This design comes from an exercise in tuning for small area on the open sky130 flow, not from production work. At most, simulation tests tie the RTL to the original design; equivalence was not proved. Not every run is shown, and edits may drop behaviour that the tests do not exercise. Function not checked in runs 2 and 3: the RTL went through the layout flow alone.

**Run 1: congestion heat map**

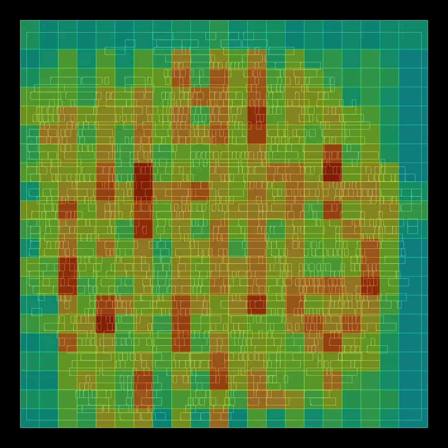
**Run 1: gate-type map**

Scale: 2 px per um.
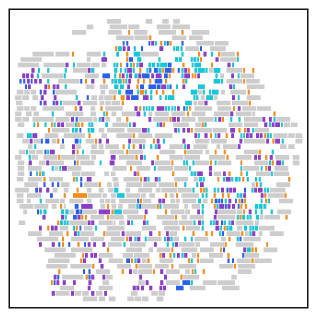
**Run 1: sequential cells coloured by netlist name**

Scale: 4 px per um.
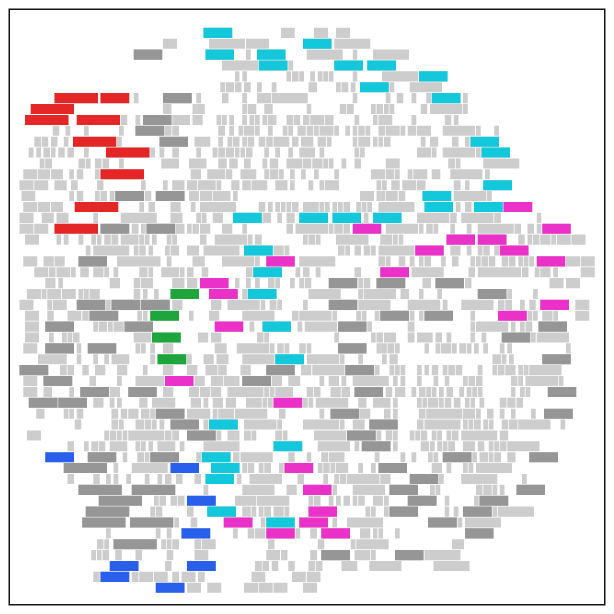
===== flow/config.mk =====
export PLATFORM = sky130hd
export DESIGN_NAME = uart_controller
export DESIGN_NICKNAME = uart_controller
export VERILOG_FILES = /design/flow/design.v
export SDC_FILE = /design/flow/constraint.sdc
export NUM_CORES = 4
export LEC_CHECK = 0
export ABC_AREA = 1
export CAP_MARGIN = 20
export CORE_MARGIN = 2
export CORE_UTILIZATION = 40
export SLEW_MARGIN = 20

===== flow/run.sh =====
#!/bin/bash
# synth_recipe.tcl (not shown) runs the flow's synth.tcl, then flattens the netlist and writes it again
# the make line also repeats each setting of config.mk as NAME=value (left out here)
make -C /OpenROAD-flow-scripts/flow DESIGN_CONFIG=/design/flow/config.mk WORK_HOME=/design/flow/orfs CLKGATE_MAP_FILE= SYNTH_SCRIPT=/design/flow/synth_recipe.tcl finish

===== flow/constraint.sdc =====
create_clock -name core_clock -period 10.0 [get_ports {clk}]
set_input_delay 2.0000 -clock core_clock [delete_from_list [all_inputs] [get_ports {clk}]]
set_output_delay 2.0000 -clock core_clock [all_outputs]
set_load 0.01 [all_outputs]

===== flow/design.v =====
`resetall
`timescale 1ns / 1ps
`default_nettype none
module uart_controller#(
	parameter integer	BAUD_RATE   = 10_000_000,  
	parameter integer   LSB_FIRST   = 1,  	       
	parameter integer	STOP_BIT    = 2,           
	parameter integer	PARITY_TYPE = 2,           
	parameter integer	CLK_FREQ	= 100_000_000 
	)(
	input	wire		clk,
	input	wire		rst,
	input	wire		uart_rxd,
	output	reg 		uart_txd,
	input	wire [ 7:0]	s_axis_tdata,
	input	wire 		s_axis_tvalid,
	output	wire 		s_axis_tready,
	output	reg  [ 7:0]	m_axis_tdata,
	output  reg  		m_axis_tvalid,
	input	wire [31:0]	s_axis_cfg_tdata,
	input	wire 		s_axis_cfg_tvalid,
	output  wire        s_axis_cfg_tready
	);
	reg  [23:0]	cfg_baud_rate;
	reg			cfg_lsb_first;
	reg  [ 1:0]	cfg_stop_bit;
	reg  [ 1:0]	cfg_parity_type;
	reg			cfg_channel_enable;
	reg			is_transmitting, is_transmitting_d1;
	reg			is_receiving, is_receiving_d1;
	assign s_axis_cfg_tready = !is_receiving && !is_transmitting;
	assign s_axis_tready     = !is_transmitting;
	wire cfg_we = s_axis_cfg_tvalid && s_axis_cfg_tready;
	wire		lsb_first_nx = cfg_we ? s_axis_cfg_tdata[24]    : cfg_lsb_first;
	wire [1:0]	parity_nx    = cfg_we ? s_axis_cfg_tdata[28:27] : cfg_parity_type;
	always @(posedge clk) begin
		if (rst) begin
			cfg_baud_rate      <= BAUD_RATE;
			cfg_lsb_first      <= LSB_FIRST;
			cfg_stop_bit       <= STOP_BIT;
			cfg_parity_type    <= PARITY_TYPE;
			cfg_channel_enable <= 1'b1;
		end else if (cfg_we) begin
			cfg_baud_rate      <= s_axis_cfg_tdata[23:0];
			cfg_lsb_first      <= s_axis_cfg_tdata[24];
			cfg_stop_bit       <= s_axis_cfg_tdata[26:25];
			cfg_parity_type    <= s_axis_cfg_tdata[28:27];
			cfg_channel_enable <= s_axis_cfg_tdata[29];
		end
	end
	always @(posedge clk) begin
		if (rst) begin
			is_transmitting_d1 <= 1'b0;
			is_receiving_d1    <= 1'b0;
		end else begin
			is_transmitting_d1 <= is_transmitting;
			is_receiving_d1    <= is_receiving;
		end
	end
	wire new_tx_data = is_transmitting && !is_transmitting_d1;
	wire new_rx_data = is_receiving && !is_receiving_d1;
	wire has_parity = |cfg_parity_type;
	function [23:0] thr;
		input [3:0] k;
		thr = (k == 4'd0)  ? 24'd0 :
		      (k == 4'd1)  ? 24'd1  * (CLK_FREQ / 256) :
		      (k == 4'd2)  ? 24'd2  * (CLK_FREQ / 256) :
		      (k == 4'd3)  ? 24'd3  * (CLK_FREQ / 256) :
		      (k == 4'd4)  ? 24'd4  * (CLK_FREQ / 256) :
		      (k == 4'd5)  ? 24'd5  * (CLK_FREQ / 256) :
		      (k == 4'd6)  ? 24'd6  * (CLK_FREQ / 256) :
		      (k == 4'd7)  ? 24'd7  * (CLK_FREQ / 256) :
		      (k == 4'd8)  ? 24'd8  * (CLK_FREQ / 256) :
		      (k == 4'd9)  ? 24'd9  * (CLK_FREQ / 256) :
		      (k == 4'd10) ? 24'd10 * (CLK_FREQ / 256) :
		      (k == 4'd11) ? 24'd11 * (CLK_FREQ / 256) :
		      (k == 4'd12) ? 24'd12 * (CLK_FREQ / 256) :
		      (k == 4'd13) ? 24'd13 * (CLK_FREQ / 256) :
		      (k == 4'd14) ? 24'd14 * (CLK_FREQ / 256) :
		                     24'd15 * (CLK_FREQ / 256);
	endfunction
	reg  [ 3:0]	ce_cnt_max;
	always @(posedge clk) begin
		if (rst)
			ce_cnt_max <= 4'd0;
		else
			ce_cnt_max <= 4'd10 + cfg_stop_bit + has_parity;
	end
	reg  [31:0]	baud_tx_cnt;
	reg  [ 3:0]	ce_tx_cnt;
	reg			ce_tx;
	reg  [31:0]	baud_rx_cnt;
	reg  [ 3:0]	ce_rx_cnt;
	reg			ce_rx;
	wire [23:0] tx_t = ~thr(ce_tx_cnt);
	wire [23:0] rx_t = ~thr(ce_rx_cnt);
	wire [24:0] tx_g, rx_g;
	assign tx_g[0] = 1'b1;
	assign rx_g[0] = 1'b1;
	genvar gj;
	generate
		for (gj = 0; gj < 24; gj = gj + 1) begin : g_cmp
			assign tx_g[gj+1] = (baud_tx_cnt[gj+8] & tx_t[gj]) | (tx_g[gj] & (baud_tx_cnt[gj+8] | tx_t[gj]));
			assign rx_g[gj+1] = (baud_rx_cnt[gj+8] & rx_t[gj]) | (rx_g[gj] & (baud_rx_cnt[gj+8] | rx_t[gj]));
		end
	endgenerate
	wire tx_hit = tx_g[24];
	wire rx_hit = rx_g[24];
	wire tx_load = rst || new_tx_data || (ce_tx_cnt == ce_cnt_max);
	wire rx_load = rst || new_rx_data || (ce_rx_cnt == ce_cnt_max);
	wire [31:0] tx_a = tx_load ? {7'd0, cfg_baud_rate, 1'b0} : baud_tx_cnt;
	wire [31:0] rx_a = rx_load ? (CLK_FREQ / 2) : baud_rx_cnt;
	wire [25:0] rx_b = rx_load ? {cfg_baud_rate, 2'b00} : {2'b00, cfg_baud_rate};
	wire [32:0] tx_c, rx_c;
	wire [31:0] tx_b = {8'd0, cfg_baud_rate};
	wire [31:0] rx_bb = {6'd0, rx_b};
	assign tx_c[0] = 1'b0;
	assign rx_c[0] = 1'b0;
	genvar gi;
	generate
		for (gi = 0; gi < 32; gi = gi + 1) begin : g_add
			assign tx_c[gi+1] = (tx_a[gi] & tx_b[gi]) | (tx_c[gi] & (tx_a[gi] ^ tx_b[gi]));
			assign rx_c[gi+1] = (rx_a[gi] & rx_bb[gi]) | (rx_c[gi] & (rx_a[gi] ^ rx_bb[gi]));
		end
	endgenerate
	always @(posedge clk) begin
		baud_tx_cnt <= tx_a ^ tx_b ^ tx_c[31:0];
		baud_rx_cnt <= rx_a ^ rx_bb ^ rx_c[31:0];
	end
	always @(posedge clk) begin
		if (rst || new_tx_data) begin
			ce_tx     <= 1'b0;
			ce_tx_cnt <= 4'd1;
		end else begin
			ce_tx     <= tx_hit;
			ce_tx_cnt <= ce_tx_cnt + tx_hit;
		end
	end
	always @(posedge clk) begin
		if (rst || new_rx_data) begin
			ce_rx     <= 1'b0;
			ce_rx_cnt <= 4'd1;
		end else begin
			ce_rx     <= rx_hit;
			ce_rx_cnt <= ce_rx_cnt + rx_hit;
		end
	end
	reg  [3:0]	tx_cnt_bit;
	reg  [9:0]	tx_shift;    
	wire [3:0]	tx_data_length = ce_cnt_max - 4'd2;
	wire		tx_end = is_transmitting && (tx_cnt_bit == tx_data_length) && ce_tx;
	always @(posedge clk) begin
		if (rst || !cfg_channel_enable)
			is_transmitting <= 1'b0;
		else if (s_axis_tvalid && !is_transmitting)
			is_transmitting <= 1'b1;
		else if (tx_end)
			is_transmitting <= 1'b0;
	end
	always @(posedge clk) begin
		if (rst || !is_transmitting)
			tx_cnt_bit <= 4'd0;
		else if (ce_tx)
			tx_cnt_bit <= tx_cnt_bit + 1'b1;
	end
	wire [7:0] tx_byte_ord = lsb_first_nx ? s_axis_tdata :
		{s_axis_tdata[0], s_axis_tdata[1], s_axis_tdata[2], s_axis_tdata[3],
		 s_axis_tdata[4], s_axis_tdata[5], s_axis_tdata[6], s_axis_tdata[7]};
	wire tx_par = (parity_nx == 2'd0) ? 1'b1 : ((^s_axis_tdata) ^ (parity_nx == 2'd1));
	always @(posedge clk) begin
		if (!is_transmitting)
			tx_shift <= {tx_par, tx_byte_ord, 1'b0};
		else if (ce_tx)
			tx_shift <= {1'b1, tx_shift[9:1]};
	end
	always @(posedge clk) begin
		if (rst || !is_transmitting)
			uart_txd <= 1'b1;
		else
			uart_txd <= tx_shift[0];
	end
	reg  [1:0]	sync_in;
	reg  [3:0]	rx_cnt_bit;
	reg  [7:0]	rx_shift;
	reg			rx_par;
	wire		rx_bit = sync_in[1];
	wire [3:0]	rx_data_length = has_parity ? 4'd10 : 4'd9;
	wire		rx_end = is_receiving && (rx_cnt_bit == rx_data_length) && ce_rx;
	always @(posedge clk) begin
		if (rst)
			sync_in <= 2'b11;
		else
			sync_in <= {sync_in[0], uart_rxd};
	end
	always @(posedge clk) begin
		if (rst)
			is_receiving <= 1'b0;
		else if (!is_receiving && !rx_bit && cfg_channel_enable)
			is_receiving <= 1'b1;
		else if (rx_end)
			is_receiving <= 1'b0;
	end
	always @(posedge clk) begin
		if (rst || !is_receiving)
			rx_cnt_bit <= 4'd0;
		else if (ce_rx)
			rx_cnt_bit <= rx_cnt_bit + 1'b1;
	end
	always @(posedge clk) begin
		if (is_receiving && ce_rx && (!has_parity || rx_cnt_bit <= 4'd8))
			rx_shift <= {rx_bit, rx_shift[7:1]};
	end
	always @(posedge clk) begin
		if (!is_receiving)
			rx_par <= 1'b0;
		else if (ce_rx)
			rx_par <= rx_par ^ rx_bit;
	end
	wire rx_parity_error = (cfg_parity_type == 2'd2 && rx_par) ||
	                       (cfg_parity_type == 2'd1 && !rx_par);
	always @(posedge clk) begin
		if (rst) begin
			m_axis_tdata  <= 8'h00;
			m_axis_tvalid <= 1'b0;
		end else begin
			m_axis_tvalid <= rx_end && !rx_parity_error;
			if (rx_end)
				m_axis_tdata <= cfg_lsb_first ? rx_shift :
					{rx_shift[0], rx_shift[1], rx_shift[2], rx_shift[3],
					 rx_shift[4], rx_shift[5], rx_shift[6], rx_shift[7]};
		end
	end
endmodule
`resetall

==> results.cfg, run 1 <==
[worst_setup_path]
reg2regPathDepth = 37

[hold_path]
hp-start = sync_in[0]$_SDFF_PP1_

[sta]
setup_violations = 17
setup_tns_ns = -15.52
finalWorstSetupSlack_ns = -1.786

[grt]
grt_max_degree = 52
grt_pass1_vias = 6612
use_met1_pct = 23.71
grt_pass1_wl_um = 31060
grtUsageTotal_pct = 17.43

[logic_synthesis]
ys_warn_count = 1
synthMuxAreaShare_pct = 0
synth-async-reset-ratio_pct = 0
synthDistinctLibCells = 44

[die]
row_count = 52
die_w_um = 148.5

[final_layout]
area_delta_synth_final_pct = 24.46
buffers = 99
clock_buffers = 17
final_cell_mix = nand2_1, inv_1, dfxtp_1, o21ai_0, nor2_1
multi_input_area_um2 = 4658
multi_input_area_share_pct = 44.80

[clock_tree]
htree_levels = 4
cts_hold_buf = 0
cts.sinks = 151

[outcome]
failed_checks = negative setup slack
status = finished with violations

[routing]
drt-total-wl_um = 17990
wl_met1_um = 8953
drt-wirelength-per-cell_um = 12.67

[power_and_ir_drop]
p_seq_share_pct = 34.7
## Picture notes: 'congestion heat map'
final core occ: 51.06%
met3 Use GR: 3.466%

## Picture notes: 'gate-type map'
[nand cells] cyan | cells: 262
[nor cells] blue | cells: 86 | where: widely spread
[inv cells] orange | cells: 191
[aoi and oai cells] purple | cells: 209 | where: widely spread
Layout Cells excl Fill: 1420
commonest non-fill, non-tap cell in the layout: nand2_1

## Picture notes: 'sequential cells coloured by netlist name'
[m_axis_tdata] blue | placed flops: 8 | where: bottom left
[cfg_baud_rate] magenta | placed flops: 24
[tx_shift] red | placed flops: 10 | where: top left
[baud_tx_cnt] cyan | placed flops: 32
[ce_cnt_max] green | placed flops: 4 | where: left middle
not coloured: 73
Seq. cell area: 3193 um2
sequential share of cell area: 30.71%

==> run 2: changes to the inputs <==
--- a/flow/design.v
+++ b/flow/design.v
@@ -63,20 +63,7 @@
 	function [23:0] thr;
 		input [3:0] k;
-		thr = (k == 4'd0)  ? 24'd0 :
-		      (k == 4'd1)  ? 24'd1  * (CLK_FREQ / 256) :
-		      (k == 4'd2)  ? 24'd2  * (CLK_FREQ / 256) :
-		      (k == 4'd3)  ? 24'd3  * (CLK_FREQ / 256) :
-		      (k == 4'd4)  ? 24'd4  * (CLK_FREQ / 256) :
-		      (k == 4'd5)  ? 24'd5  * (CLK_FREQ / 256) :
-		      (k == 4'd6)  ? 24'd6  * (CLK_FREQ / 256) :
-		      (k == 4'd7)  ? 24'd7  * (CLK_FREQ / 256) :
-		      (k == 4'd8)  ? 24'd8  * (CLK_FREQ / 256) :
-		      (k == 4'd9)  ? 24'd9  * (CLK_FREQ / 256) :
-		      (k == 4'd10) ? 24'd10 * (CLK_FREQ / 256) :
-		      (k == 4'd11) ? 24'd11 * (CLK_FREQ / 256) :
-		      (k == 4'd12) ? 24'd12 * (CLK_FREQ / 256) :
-		      (k == 4'd13) ? 24'd13 * (CLK_FREQ / 256) :
-		      (k == 4'd14) ? 24'd14 * (CLK_FREQ / 256) :
-		                     24'd15 * (CLK_FREQ / 256);
+		begin
+			thr = k * (CLK_FREQ / 256);
+		end
 	endfunction
 	reg  [ 3:0]	ce_cnt_max;
@@ -93,18 +80,6 @@
 	reg  [ 3:0]	ce_rx_cnt;
 	reg			ce_rx;
-	wire [23:0] tx_t = ~thr(ce_tx_cnt);
-	wire [23:0] rx_t = ~thr(ce_rx_cnt);
-	wire [24:0] tx_g, rx_g;
-	assign tx_g[0] = 1'b1;
-	assign rx_g[0] = 1'b1;
-	genvar gj;
-	generate
-		for (gj = 0; gj < 24; gj = gj + 1) begin : g_cmp
-			assign tx_g[gj+1] = (baud_tx_cnt[gj+8] & tx_t[gj]) | (tx_g[gj] & (baud_tx_cnt[gj+8] | tx_t[gj]));
-			assign rx_g[gj+1] = (baud_rx_cnt[gj+8] & rx_t[gj]) | (rx_g[gj] & (baud_rx_cnt[gj+8] | rx_t[gj]));
-		end
-	endgenerate
-	wire tx_hit = tx_g[24];
-	wire rx_hit = rx_g[24];
+	wire tx_hit  = baud_tx_cnt[31:8] >= thr(ce_tx_cnt);
+	wire rx_hit  = baud_rx_cnt[31:8] >= thr(ce_rx_cnt);
 	wire tx_load = rst || new_tx_data || (ce_tx_cnt == ce_cnt_max);
 	wire rx_load = rst || new_rx_data || (ce_rx_cnt == ce_cnt_max);
@@ -112,19 +87,7 @@
 	wire [31:0] rx_a = rx_load ? (CLK_FREQ / 2) : baud_rx_cnt;
 	wire [25:0] rx_b = rx_load ? {cfg_baud_rate, 2'b00} : {2'b00, cfg_baud_rate};
-	wire [32:0] tx_c, rx_c;
-	wire [31:0] tx_b = {8'd0, cfg_baud_rate};
-	wire [31:0] rx_bb = {6'd0, rx_b};
-	assign tx_c[0] = 1'b0;
-	assign rx_c[0] = 1'b0;
-	genvar gi;
-	generate
-		for (gi = 0; gi < 32; gi = gi + 1) begin : g_add
-			assign tx_c[gi+1] = (tx_a[gi] & tx_b[gi]) | (tx_c[gi] & (tx_a[gi] ^ tx_b[gi]));
-			assign rx_c[gi+1] = (rx_a[gi] & rx_bb[gi]) | (rx_c[gi] & (rx_a[gi] ^ rx_bb[gi]));
-		end
-	endgenerate
 	always @(posedge clk) begin
-		baud_tx_cnt <= tx_a ^ tx_b ^ tx_c[31:0];
-		baud_rx_cnt <= rx_a ^ rx_bb ^ rx_c[31:0];
+		baud_tx_cnt <= tx_a + cfg_baud_rate;
+		baud_rx_cnt <= rx_a + rx_b;
 	end
 	always @(posedge clk) begin
--- a/flow/config.mk
+++ b/flow/config.mk
@@ -6,5 +6,4 @@
 export NUM_CORES = 4
 export LEC_CHECK = 0
-export ABC_AREA = 1
 export CAP_MARGIN = 20
 export CORE_MARGIN = 2
==> run 2 against run 1 <==
Now clean on timing, DRC and antenna. First-iteration DRC count grew 87%. Count of clock-buffer cells in the layout is the same. Worst setup slack gained 5.2 ns. Die area grew 30%. Flip-flop and latch count is the same. Critical path type unchanged. Critical endpoint is now baud_tx_cnt[28]$_DFF_P_. Largest cell class unchanged.
==> results.cfg, run 2 <==
[final_layout]
post-route-util_pct = 46.34
regArea_um2 = 3193
finalInstanceArea_um2 = 12450
fin_cells = 1666
sh_seq_area_pct = 25.64
multi_input_area_share_pct = 59.15
clock_buffers = 17
final_cell_mix = nand2_1, ha_1, dfxtp_1, a21oi_1, nor2_1
area_delta_synth_final_pct = 13.93
final_common_cell = nand2_1
multi_input_area_um2 = 7366
buffers = 62

[sta]
setup_tns_ns = 0
setup_violations = 0

[routing]
highest_layer = met4
wl_met2_um = 11180
wl_met1_um = 12610
drt-total-wl_um = 24820

[worst_setup_path]
rr_endpoint = ce_rx_cnt[2]$_SDFF_PP0_
worstPathRequired_ns = 10.33
reg2regPathDepth = 25

[logic_synthesis]
synth-async-reset-ratio_pct = 0
synth-adder-area-share_pct = 19.89
yosys-top-cells-count = nand2_1, ha_1, dfxtp_1
ys_warn_count = 1
synthMuxAreaShare_pct = 4.487

[grt]
grt_max_degree = 37
grt_pass1_vias = 8389
grt_pass1_wl_um = 41240

[hold_path]
hp-start = sync_in[0]$_SDFF_PP1_

[power_and_ir_drop]
p_seq_share_pct = 27.7
comb_power_w = 0.00154

[die]
die_w_um = 169.3
row_count = 60

[clock_tree]
htree_levels = 4
cts_hold_buf = 0
cts.sinks = 151

[outcome]
status = complete, no violations
**Run 2: wires at chosen ports, followed through buffers**

Scale: 2 px per um.
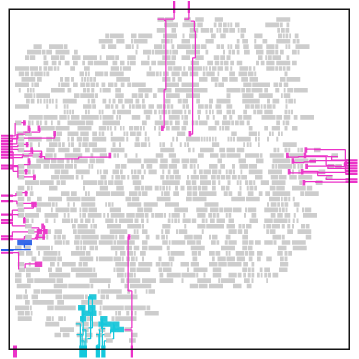
[m_axis_tvalid] blue | direction: output | edge: left | end cells: 1 | buffers: 1 | wire: 15.4 um
[s_axis_cfg_tdata] magenta | direction: input | edge: 19 left, 8 right, 3 bottom, 2 top | end cells: 32 | buffers: 30 | wire: 740 um
[s_axis_tdata] cyan | direction: input | edge: bottom | end cells: 12 | buffers: 8 | wire: 181 um
Top Ports: 57
port bufs: 54

**Run 2: congestion heat map**

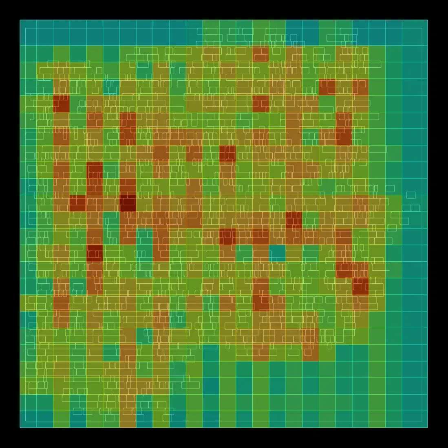
routing usage on met2: 28.70%
met3 Use GR: 2.775%
GRT Total Usage: 17.60%
met1 GRT Util: 24.51%
Routed wire per std cell: 14.90 um

## Run 3: files that changed since run 2, shown whole
==> flow/design.v <==
`resetall
`timescale 1ns / 1ps
`default_nettype none
module baud_gen(
    input   wire        clk,
    input   wire        rst,
    input   wire        new_tx_data,
    output  reg         ce_tx,
    input   wire        new_rx_data,
    output  reg         ce_rx,
    input   wire [23:0] cfg_baud_rate,
    input   wire [ 1:0] cfg_stop_bit,	    
    input   wire [ 1:0] cfg_parity_type,
    input   wire [31:0] cfg_clk_freq
    );
    reg  [31:0]         baud_tx_cnt;
    reg  [ 3:0]         ce_tx_cnt;
    reg  [31:0]         baud_rx_cnt;
    reg  [ 3:0]         ce_rx_cnt;
    reg  [ 3:0]         ce_cnt_max;
    always @( posedge clk ) begin
        if(rst)
            ce_cnt_max <= 4'd0;
        else if(cfg_parity_type==0)
            ce_cnt_max <= 4'd10 + cfg_stop_bit ;
        else 
            ce_cnt_max <= 4'd11 + cfg_stop_bit ;
    end
    always @ (posedge clk) begin
        if(rst || new_tx_data)
            baud_tx_cnt <= cfg_baud_rate *3; 
        else if(ce_tx_cnt==ce_cnt_max)
            baud_tx_cnt <= cfg_baud_rate *3;  
        else 
            baud_tx_cnt <= baud_tx_cnt + cfg_baud_rate;
    end
    always @(posedge clk ) begin
        if(rst || new_tx_data)begin
            ce_tx       <= 1'b0;
            ce_tx_cnt   <= 4'd1;
        end else if(baud_tx_cnt >= (cfg_clk_freq*ce_tx_cnt)) begin
            ce_tx       <= 1'b1;
            ce_tx_cnt   <= ce_tx_cnt + 1'b1;
        end else begin
            ce_tx       <= 1'b0;
            ce_tx_cnt   <= ce_tx_cnt;
        end
    end
    always @ (posedge clk) begin
        if(rst || new_rx_data)  
            baud_rx_cnt <= {1'b0,cfg_clk_freq[31:1]} + (cfg_baud_rate *4);
        else if(ce_rx_cnt==ce_cnt_max) 
            baud_rx_cnt <= {1'b0,cfg_clk_freq[31:1]} + (cfg_baud_rate *4);
        else 
            baud_rx_cnt <= baud_rx_cnt + cfg_baud_rate;
    end
    always @(posedge clk ) begin
        if(rst || new_rx_data)begin
            ce_rx <= 1'b0;
            ce_rx_cnt   <= 4'd1;
        end else if(baud_rx_cnt >= (cfg_clk_freq*ce_rx_cnt)) begin
            ce_rx <= 1'b1;
            ce_rx_cnt <= ce_rx_cnt + 1'b1;
        end else begin
            ce_rx <= 1'b0;
            ce_rx_cnt <= ce_rx_cnt;
        end
    end
endmodule
`resetall
`resetall
`timescale 1ns / 1ps
`default_nettype none
module uart_rx(
    input	wire	    clk,
    input	wire	    rst,
    input   wire        ce_rx,
    output	reg  [7:0]	rx_byte,
    output	reg 	    received,
    input   wire 	    uart_rx,
    output  reg         is_receiving,
    input  wire         cfg_lsb_first,	    
    input  wire [1:0]   cfg_parity_type,	          
    input  wire         cfg_channel_enable
    );
    reg  [ 3:0]         cnt_bit;
    wire [ 3:0]         data_length;
    reg  [ 7:0]         rx_buffer_lsb;
    reg  [ 7:0]         rx_buffer_msb;
    reg  [ 1:0]         sync_in;
    reg  [ 3:0]         sync_in_buffer;
    reg                 parity_bit_cal;
    reg                 parity_bit_sav;
    reg                 parity_error;
    always @ (posedge clk)begin 
        if (rst)
            sync_in <= 2'b11;
        else 
            sync_in <= {sync_in[0],uart_rx};
    end
    always @ (posedge clk)begin 
        if (rst)
            sync_in_buffer <= 4'b1111;  
        else 
            sync_in_buffer <= {sync_in_buffer[3:1],sync_in[1]};
    end
    assign data_length = cfg_parity_type ? 4'd10 : 4'd9;
    always @ (posedge clk)begin 
        if (rst)
            is_receiving <= 1'b0;
        else if (~is_receiving & ~sync_in[1] & cfg_channel_enable)
            is_receiving <= 1'b1;
        else if (is_receiving & (cnt_bit == data_length) & ce_rx) 
            is_receiving <= 1'b0;
    end 
    always @ (posedge clk) begin
        if(rst || !is_receiving)
            cnt_bit <= 4'd0;
        else if(ce_rx && is_receiving)
            cnt_bit <= cnt_bit + 1'b1;
        else
            cnt_bit <= cnt_bit;
    end
    always @ (posedge clk) begin
        if(rst)begin
            parity_error <= 1'b0;
            rx_buffer_lsb <= 8'h00;
            rx_buffer_msb <= 8'h00;
            parity_bit_cal <= 1'b0;
            parity_bit_sav <= 1'b0;
        end else if(is_receiving && ce_rx) begin
            if(cfg_parity_type)begin
                if(cnt_bit <= 4'h8)begin
                    rx_buffer_lsb <= {sync_in[1],rx_buffer_lsb[7:1]};
                    rx_buffer_msb <= {rx_buffer_msb[6:0],sync_in[1]};
                    parity_bit_cal <= parity_bit_cal + sync_in[1];
                end else if(cnt_bit == 4'h9)begin
                    if(cfg_parity_type==2 && (sync_in[1]==(~parity_bit_cal)))
                        parity_error <= 1'b1;
                    else if(cfg_parity_type==1 && (sync_in[1]==parity_bit_cal))
                        parity_error <= 1'b1;
                    else
                        parity_error <= 1'b0;
                end
            end else begin
                rx_buffer_lsb <= {sync_in[1],rx_buffer_lsb[7:1]};
                rx_buffer_msb <= {rx_buffer_msb[6:0],sync_in[1]};
            end
        end else if (!is_receiving)begin
            parity_error <= 1'b0;
            rx_buffer_lsb  <= 8'd0;
            rx_buffer_msb  <= 8'd0;
            parity_bit_cal <= 1'b0;
            parity_bit_sav <= 1'b0;
        end else begin
            parity_error   <= parity_error  ;
            rx_buffer_lsb  <= rx_buffer_lsb ;
            rx_buffer_msb  <= rx_buffer_msb ;
            parity_bit_cal <= parity_bit_cal;
            parity_bit_sav <= parity_bit_sav;
        end
    end
    always @(posedge clk ) begin
        if(rst)begin
            rx_byte <= 8'h0;
            received <= 1'b0;
        end else if(is_receiving && (cnt_bit==data_length) && ce_rx)begin
            received <= ~parity_error;
            if(cfg_lsb_first)
                rx_byte <= rx_buffer_lsb;
            else
                rx_byte <= rx_buffer_msb;
        end else begin
            received <= 1'b0;
            rx_byte <= rx_byte;
        end
    end
endmodule
`resetall
`resetall
`timescale 1ns / 1ps
`default_nettype none
module uart_tx(
    input	wire	    clk,
    input	wire	    rst,
    input   wire        ce_tx,
    input	wire [7:0]	tx_byte,
    input	wire	    transmit,
    output  reg 	    uart_tx,
    output  reg         is_transmitting,
    input  wire         cfg_lsb_first,	
    input  wire [1:0]   cfg_stop_bit,	    
    input  wire [1:0]   cfg_parity_type,	          
    input  wire         cfg_channel_enable
    );
    reg  [3:0]          cnt_bit;
    reg  [3:0]          data_length;
    reg  [8:0]          tx_buffer_lsb;
    reg  [8:0]          tx_buffer_msb;
    reg                 parity_bit_lsb;
    reg                 parity_bit_msb;
    always @( posedge clk ) begin
        if(rst)
            data_length <= 4'd0;
        else if(cfg_parity_type==0)
            data_length <= 4'd8 + cfg_stop_bit ;
        else 
            data_length <= 4'd8 + cfg_stop_bit + 1'b1; 
    end
    always @ ( posedge clk ) begin
        if(rst || ~cfg_channel_enable)
            is_transmitting <= 1'b0;
        else if(transmit && ~is_transmitting)
            is_transmitting <= 1'b1;
        else if(is_transmitting && (cnt_bit == data_length) && ce_tx)
            is_transmitting <= 1'b0;
        else
            is_transmitting <= is_transmitting;
    end
    always @ (posedge clk) begin
        if(rst || !is_transmitting)
            cnt_bit <= 4'd0;
        else if(ce_tx && is_transmitting)
            cnt_bit <= cnt_bit + 1'b1;
        else
            cnt_bit <= cnt_bit;
    end
    always @ (posedge clk) begin
        if(rst)begin
            tx_buffer_lsb <= 9'b0;
            parity_bit_lsb <= 1'b0;
            tx_buffer_msb <= 9'b0;
            parity_bit_msb <= 1'b0;
        end else if(!is_transmitting)begin
            tx_buffer_lsb <= {tx_byte,1'b0};
            parity_bit_lsb <= 1'b0;
            tx_buffer_msb <= {1'b0,tx_byte};
            parity_bit_msb <= 1'b0;
        end else if( ce_tx && is_transmitting )begin
            if(cfg_parity_type)begin
                if(cnt_bit <= 4'd7)begin
                    tx_buffer_lsb <= {1'b1,tx_buffer_lsb[8:1]};
                    parity_bit_lsb <= parity_bit_lsb + tx_buffer_lsb[1];
                    tx_buffer_msb <= {tx_buffer_msb[7:0],1'b1};
                    parity_bit_msb <= parity_bit_msb + tx_buffer_msb[8];
                end else if(cnt_bit == 4'd8)begin
                    if(cfg_parity_type==1)begin
                        tx_buffer_lsb[0] <= ~parity_bit_lsb;
                        tx_buffer_msb[8] <= ~parity_bit_lsb;
                    end else begin
                        tx_buffer_lsb[0] <= parity_bit_lsb;
                        tx_buffer_msb[8] <= parity_bit_lsb;
                    end
                end else begin
                        tx_buffer_lsb <= {1'b1,tx_buffer_lsb[8:1]};
                        tx_buffer_msb <= {tx_buffer_msb[7:0],1'b1};
                end
            end else begin
                tx_buffer_lsb <= {1'b1,tx_buffer_lsb[8:1]};
                tx_buffer_msb <= {tx_buffer_msb[7:0],1'b1};
            end
        end else begin
            tx_buffer_lsb <= tx_buffer_lsb;
            tx_buffer_msb <= tx_buffer_msb;
        end
    end
    always @ ( posedge clk ) begin
        if(rst)
            uart_tx <= 1'b1;
        else if (is_transmitting)begin
            if(cfg_lsb_first)
                uart_tx <= tx_buffer_lsb[0];
            else
                uart_tx <= tx_buffer_msb[8];
        end else
            uart_tx <= 1'b1;
    end
endmodule
`resetall
`resetall
`timescale 1ns / 1ps
`default_nettype none
module uart_controller#(
	parameter integer	BAUD_RATE   = 10_000_000,  
	parameter integer   LSB_FIRST   = 1,  	       
	parameter integer	STOP_BIT    = 2,           
	parameter integer	PARITY_TYPE = 2,           
	parameter integer	CLK_FREQ	= 100_000_000 
	)(
	input	wire		clk,
	input	wire		rst,
	input	wire		uart_rxd,
	output	wire		uart_txd,
	input	wire [ 7:0]	s_axis_tdata,
	input	wire 		s_axis_tvalid,
	output	wire 		s_axis_tready,
	output	wire [ 7:0]	m_axis_tdata,
	output  wire 		m_axis_tvalid,
	input	wire [31:0]	s_axis_cfg_tdata,
	input	wire 		s_axis_cfg_tvalid,
	output  wire        s_axis_cfg_tready
	);
	reg  [23:0]			cfg_baud_rate;
	reg  				cfg_lsb_first;
	reg  [ 1:0]			cfg_stop_bit;
	reg  [ 1:0] 		cfg_parity_type;
	reg 				cfg_channel_enable;
	reg	 [31:0]			cfg_clk_freq;
	wire				is_receiving; 
	reg					is_receiving_d1;
	wire				is_transmitting; 
	reg				 	is_transmitting_d1;
	wire				new_rx_data;
	wire				new_tx_data;
	wire				ce_tx;
	wire				ce_rx;
	always @ ( posedge clk ) begin
		if(rst)begin
			cfg_baud_rate 		<= BAUD_RATE;
			cfg_lsb_first 		<= LSB_FIRST;
			cfg_stop_bit  		<= STOP_BIT;
			cfg_parity_type 	<= PARITY_TYPE;
			cfg_channel_enable 	<= 1'b1;   
			cfg_clk_freq		<= CLK_FREQ;
		end else if (s_axis_cfg_tvalid && s_axis_cfg_tready)begin
			cfg_baud_rate 		<= s_axis_cfg_tdata[23:0];
			cfg_lsb_first 		<= s_axis_cfg_tdata[24];
			cfg_stop_bit  		<= s_axis_cfg_tdata[26:25];
			cfg_parity_type 	<= s_axis_cfg_tdata[28:27];
			cfg_channel_enable 	<= s_axis_cfg_tdata[29];
			cfg_clk_freq		<= CLK_FREQ;
		end else begin
			cfg_baud_rate 		<= cfg_baud_rate;
			cfg_lsb_first 		<= cfg_lsb_first;
			cfg_stop_bit  		<= cfg_stop_bit;
			cfg_parity_type 	<= cfg_parity_type;
			cfg_channel_enable 	<= cfg_channel_enable;
			cfg_clk_freq		<= cfg_clk_freq;
		end
	end
	assign s_axis_cfg_tready = !is_receiving && !is_transmitting;
	assign s_axis_tready     = !is_transmitting; 
	always @(posedge clk ) begin
		if(rst)begin
			is_transmitting_d1 <= 1'b0;
			is_receiving_d1	 <= 1'b0;
		end else begin
			is_transmitting_d1 <= is_transmitting;
			is_receiving_d1  <= is_receiving;
		end
	end
	assign	new_rx_data	= !is_receiving_d1 && is_receiving;
	assign  new_tx_data	= !is_transmitting_d1 && is_transmitting;
	baud_gen inst_baud_gen(
		.clk				(clk				),
		.rst				(rst				),
		.new_tx_data		(new_tx_data		),
		.ce_tx				(ce_tx				),
		.new_rx_data		(new_rx_data		),
		.ce_rx				(ce_rx				),
		.cfg_baud_rate		(cfg_baud_rate		),
		.cfg_clk_freq		(cfg_clk_freq		),
		.cfg_stop_bit  		(cfg_stop_bit  		),
		.cfg_parity_type 	(cfg_parity_type 	)
	);
	uart_rx inst_uart_rx(
		.clk				(clk				),
		.rst				(rst				),
		.ce_rx				(ce_rx				),
		.rx_byte			(m_axis_tdata		),
		.received			(m_axis_tvalid		),
		.uart_rx			(uart_rxd			),
		.is_receiving		(is_receiving		),
		.cfg_lsb_first 		(cfg_lsb_first 		),
		.cfg_parity_type 	(cfg_parity_type 	),
		.cfg_channel_enable (cfg_channel_enable	)
	);
	uart_tx inst_uart_tx(
    	.clk				(clk				),
    	.rst				(rst				),
		.ce_tx				(ce_tx				),
    	.tx_byte			(s_axis_tdata		),
    	.transmit			(s_axis_tvalid		),
    	.uart_tx			(uart_txd			),
    	.is_transmitting	(is_transmitting    ),
		.cfg_lsb_first 		(cfg_lsb_first 		),
		.cfg_stop_bit  		(cfg_stop_bit  		),
		.cfg_parity_type 	(cfg_parity_type 	),
		.cfg_channel_enable (cfg_channel_enable	)
    );
endmodule
`resetall
**Run 3: the metal 4 layer**

Scale: 4 px per um. Supply wires on this layer in grey.
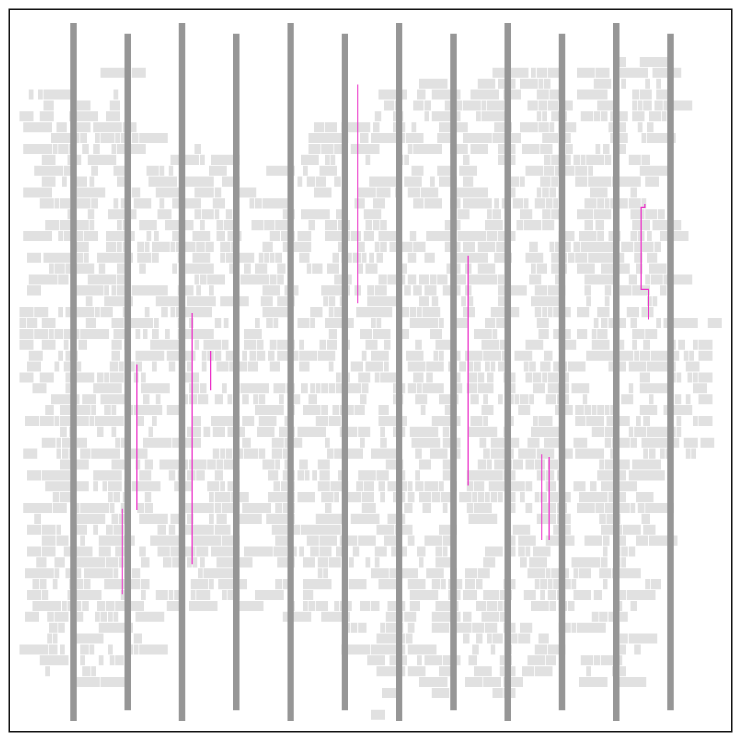
nets with wire on the layer: 7
longest straight run: 62.6 um
share of all routed wire: 1.1%
wire length on this layer: 314 um
vias: 10390
final WL: 29740 um

==> run 3 against run 2 <==
Still clean. Register-to-register slack improved by 0.76 ns. Utilization fell by 0.64 points. Fmax rose by 20%.
==> results.cfg, run 3 <==
[clock_tree]
cts_hold_buf = 0
cts.sinks = 163
htree_levels = 4

[die]
pin_count = 57
coreArea_um2 = 30590
die_w_um = 180.3
row_count = 64
start_util_pct = 40.62

[final_layout]
regArea_um2 = 3263
final_net_count = 1784
post-route-util_pct = 45.70
buf_share_pct = 4.207
multi_input_area_share_pct = 62.60
area_delta_synth_final_pct = 12.50
buffers = 61
finalInstanceArea_um2 = 13980
clock_buffers = 17
sh_seq_area_pct = 23.34
final_cell_mix = nand2_1, ha_1, dfxtp_1, a21oi_1, nor2_1
multi_input_area_um2 = 8751

[grt]
grt.overflow.total = 0
grt_pass1_wl_um = 48810
grt_use_met2_pct = 29.69
grtUsageTotal_pct = 18.07
grt_max_degree = 56
grt_pass1_vias = 9939
gr-usage-met3_pct = 2.890
use_met1_pct = 24.77

[outcome]
status = complete, no violations

[worst_setup_path]
rr_endpoint = inst_baud_gen.ce_tx_cnt[3]$_SDFFE_PP0P_
worstSetupPathType = flip-flop to flip-flop
critical-path-max-stage-delay_ns = 0.58
cp-end-kind = flip-flop
worstPathRequired_ns = 10.37
reg2regPathDepth = 20

[sta]
fmax_mhz = 181.3
setup_tns_ns = 0
setup_violations = 0

[logic_synthesis]
synth-adder-area-share_pct = 21.49
synth-async-reset-ratio_pct = 0
yosys-top-cells-count = ha_1, nand2_1, dfxtp_1
synth_flop_cell = dfxtp_1
synthMuxAreaShare_pct = 1.621
ys_warn_count = 4

[placement]
port_buffers = 54
dp.cells = 1914

[power_and_ir_drop]
vdd_drop_max_v = 0.0001280
comb_power_w = 0.00150
clkPwrFrac_pct = 21.6
p_seq_share_pct = 29.1

[routing]
highest_layer = met4
drt-wirelength-per-cell_um = 15.28
wl_met1_um = 14910
wl_met2_um = 13560

[hold_path]
hold_depth = 1
hp-start = inst_uart_rx.sync_in[0]$_SDFF_PP1_
**Run 3: sequential cells coloured by netlist name**

Scale: 3 px per um.
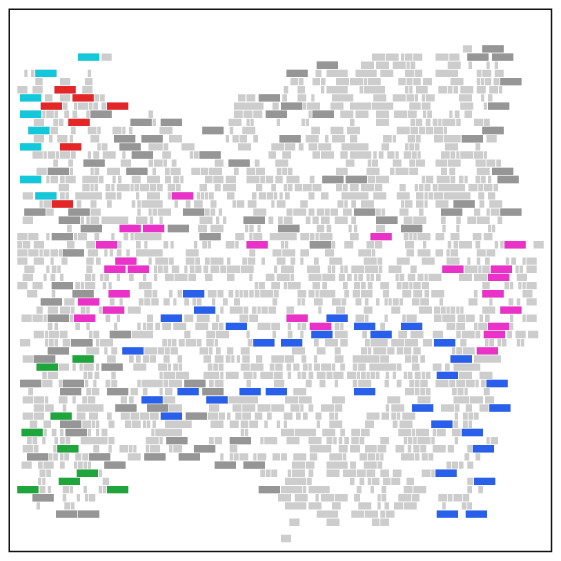
[inst_baud_gen.baud_tx_cnt] blue | placed flops: 32
[cfg_baud_rate] magenta | placed flops: 24
[inst_uart_rx.rx_buffer_msb] red | placed flops: 7 | where: top left
[inst_uart_tx.tx_buffer_lsb] green | placed flops: 9 | where: bottom left
[inst_uart_rx.rx_byte] cyan | placed flops: 8 | where: top left
not coloured: 83

[what the ideal ports hide]
The results above use ideal ports. As a check the final layouts listed here were re-extracted and re-timed, cells and wires unchanged.
Step 1, drivers: a clkbuf_16 drives clk and a buf_2 each remaining input, both assumed.
Step 2, shift: input delay + t, output delay - t, t = (earliest + latest rising clock arrival at the registers) / 2. This alone moves slack from input paths to output paths.
a / b / c = ideal / step 1 / step 2; a / b = the first two.
run | shift t [ns] | slack for setup (ns) | hold slack, ns | worst data-port slew with drivers (ns)
run 1 | 0.460 | -1.786 / -1.790 / -2.250 | 0.414 / 0.414 / 0.414 | 0.06
run 2 | 0.481 | 3.372 / 3.398 / 2.916 | 0.443 / 0.443 / 0.443 | 0.04
run 3 | 0.479 | 4.483 / 4.483 / 4.483 | 0.429 / 0.429 / 0.429 | 0.04
For run 1, which loses most, drivers alone change the setup slack by -0.004 ns; drivers and shift together by -0.464 ns.
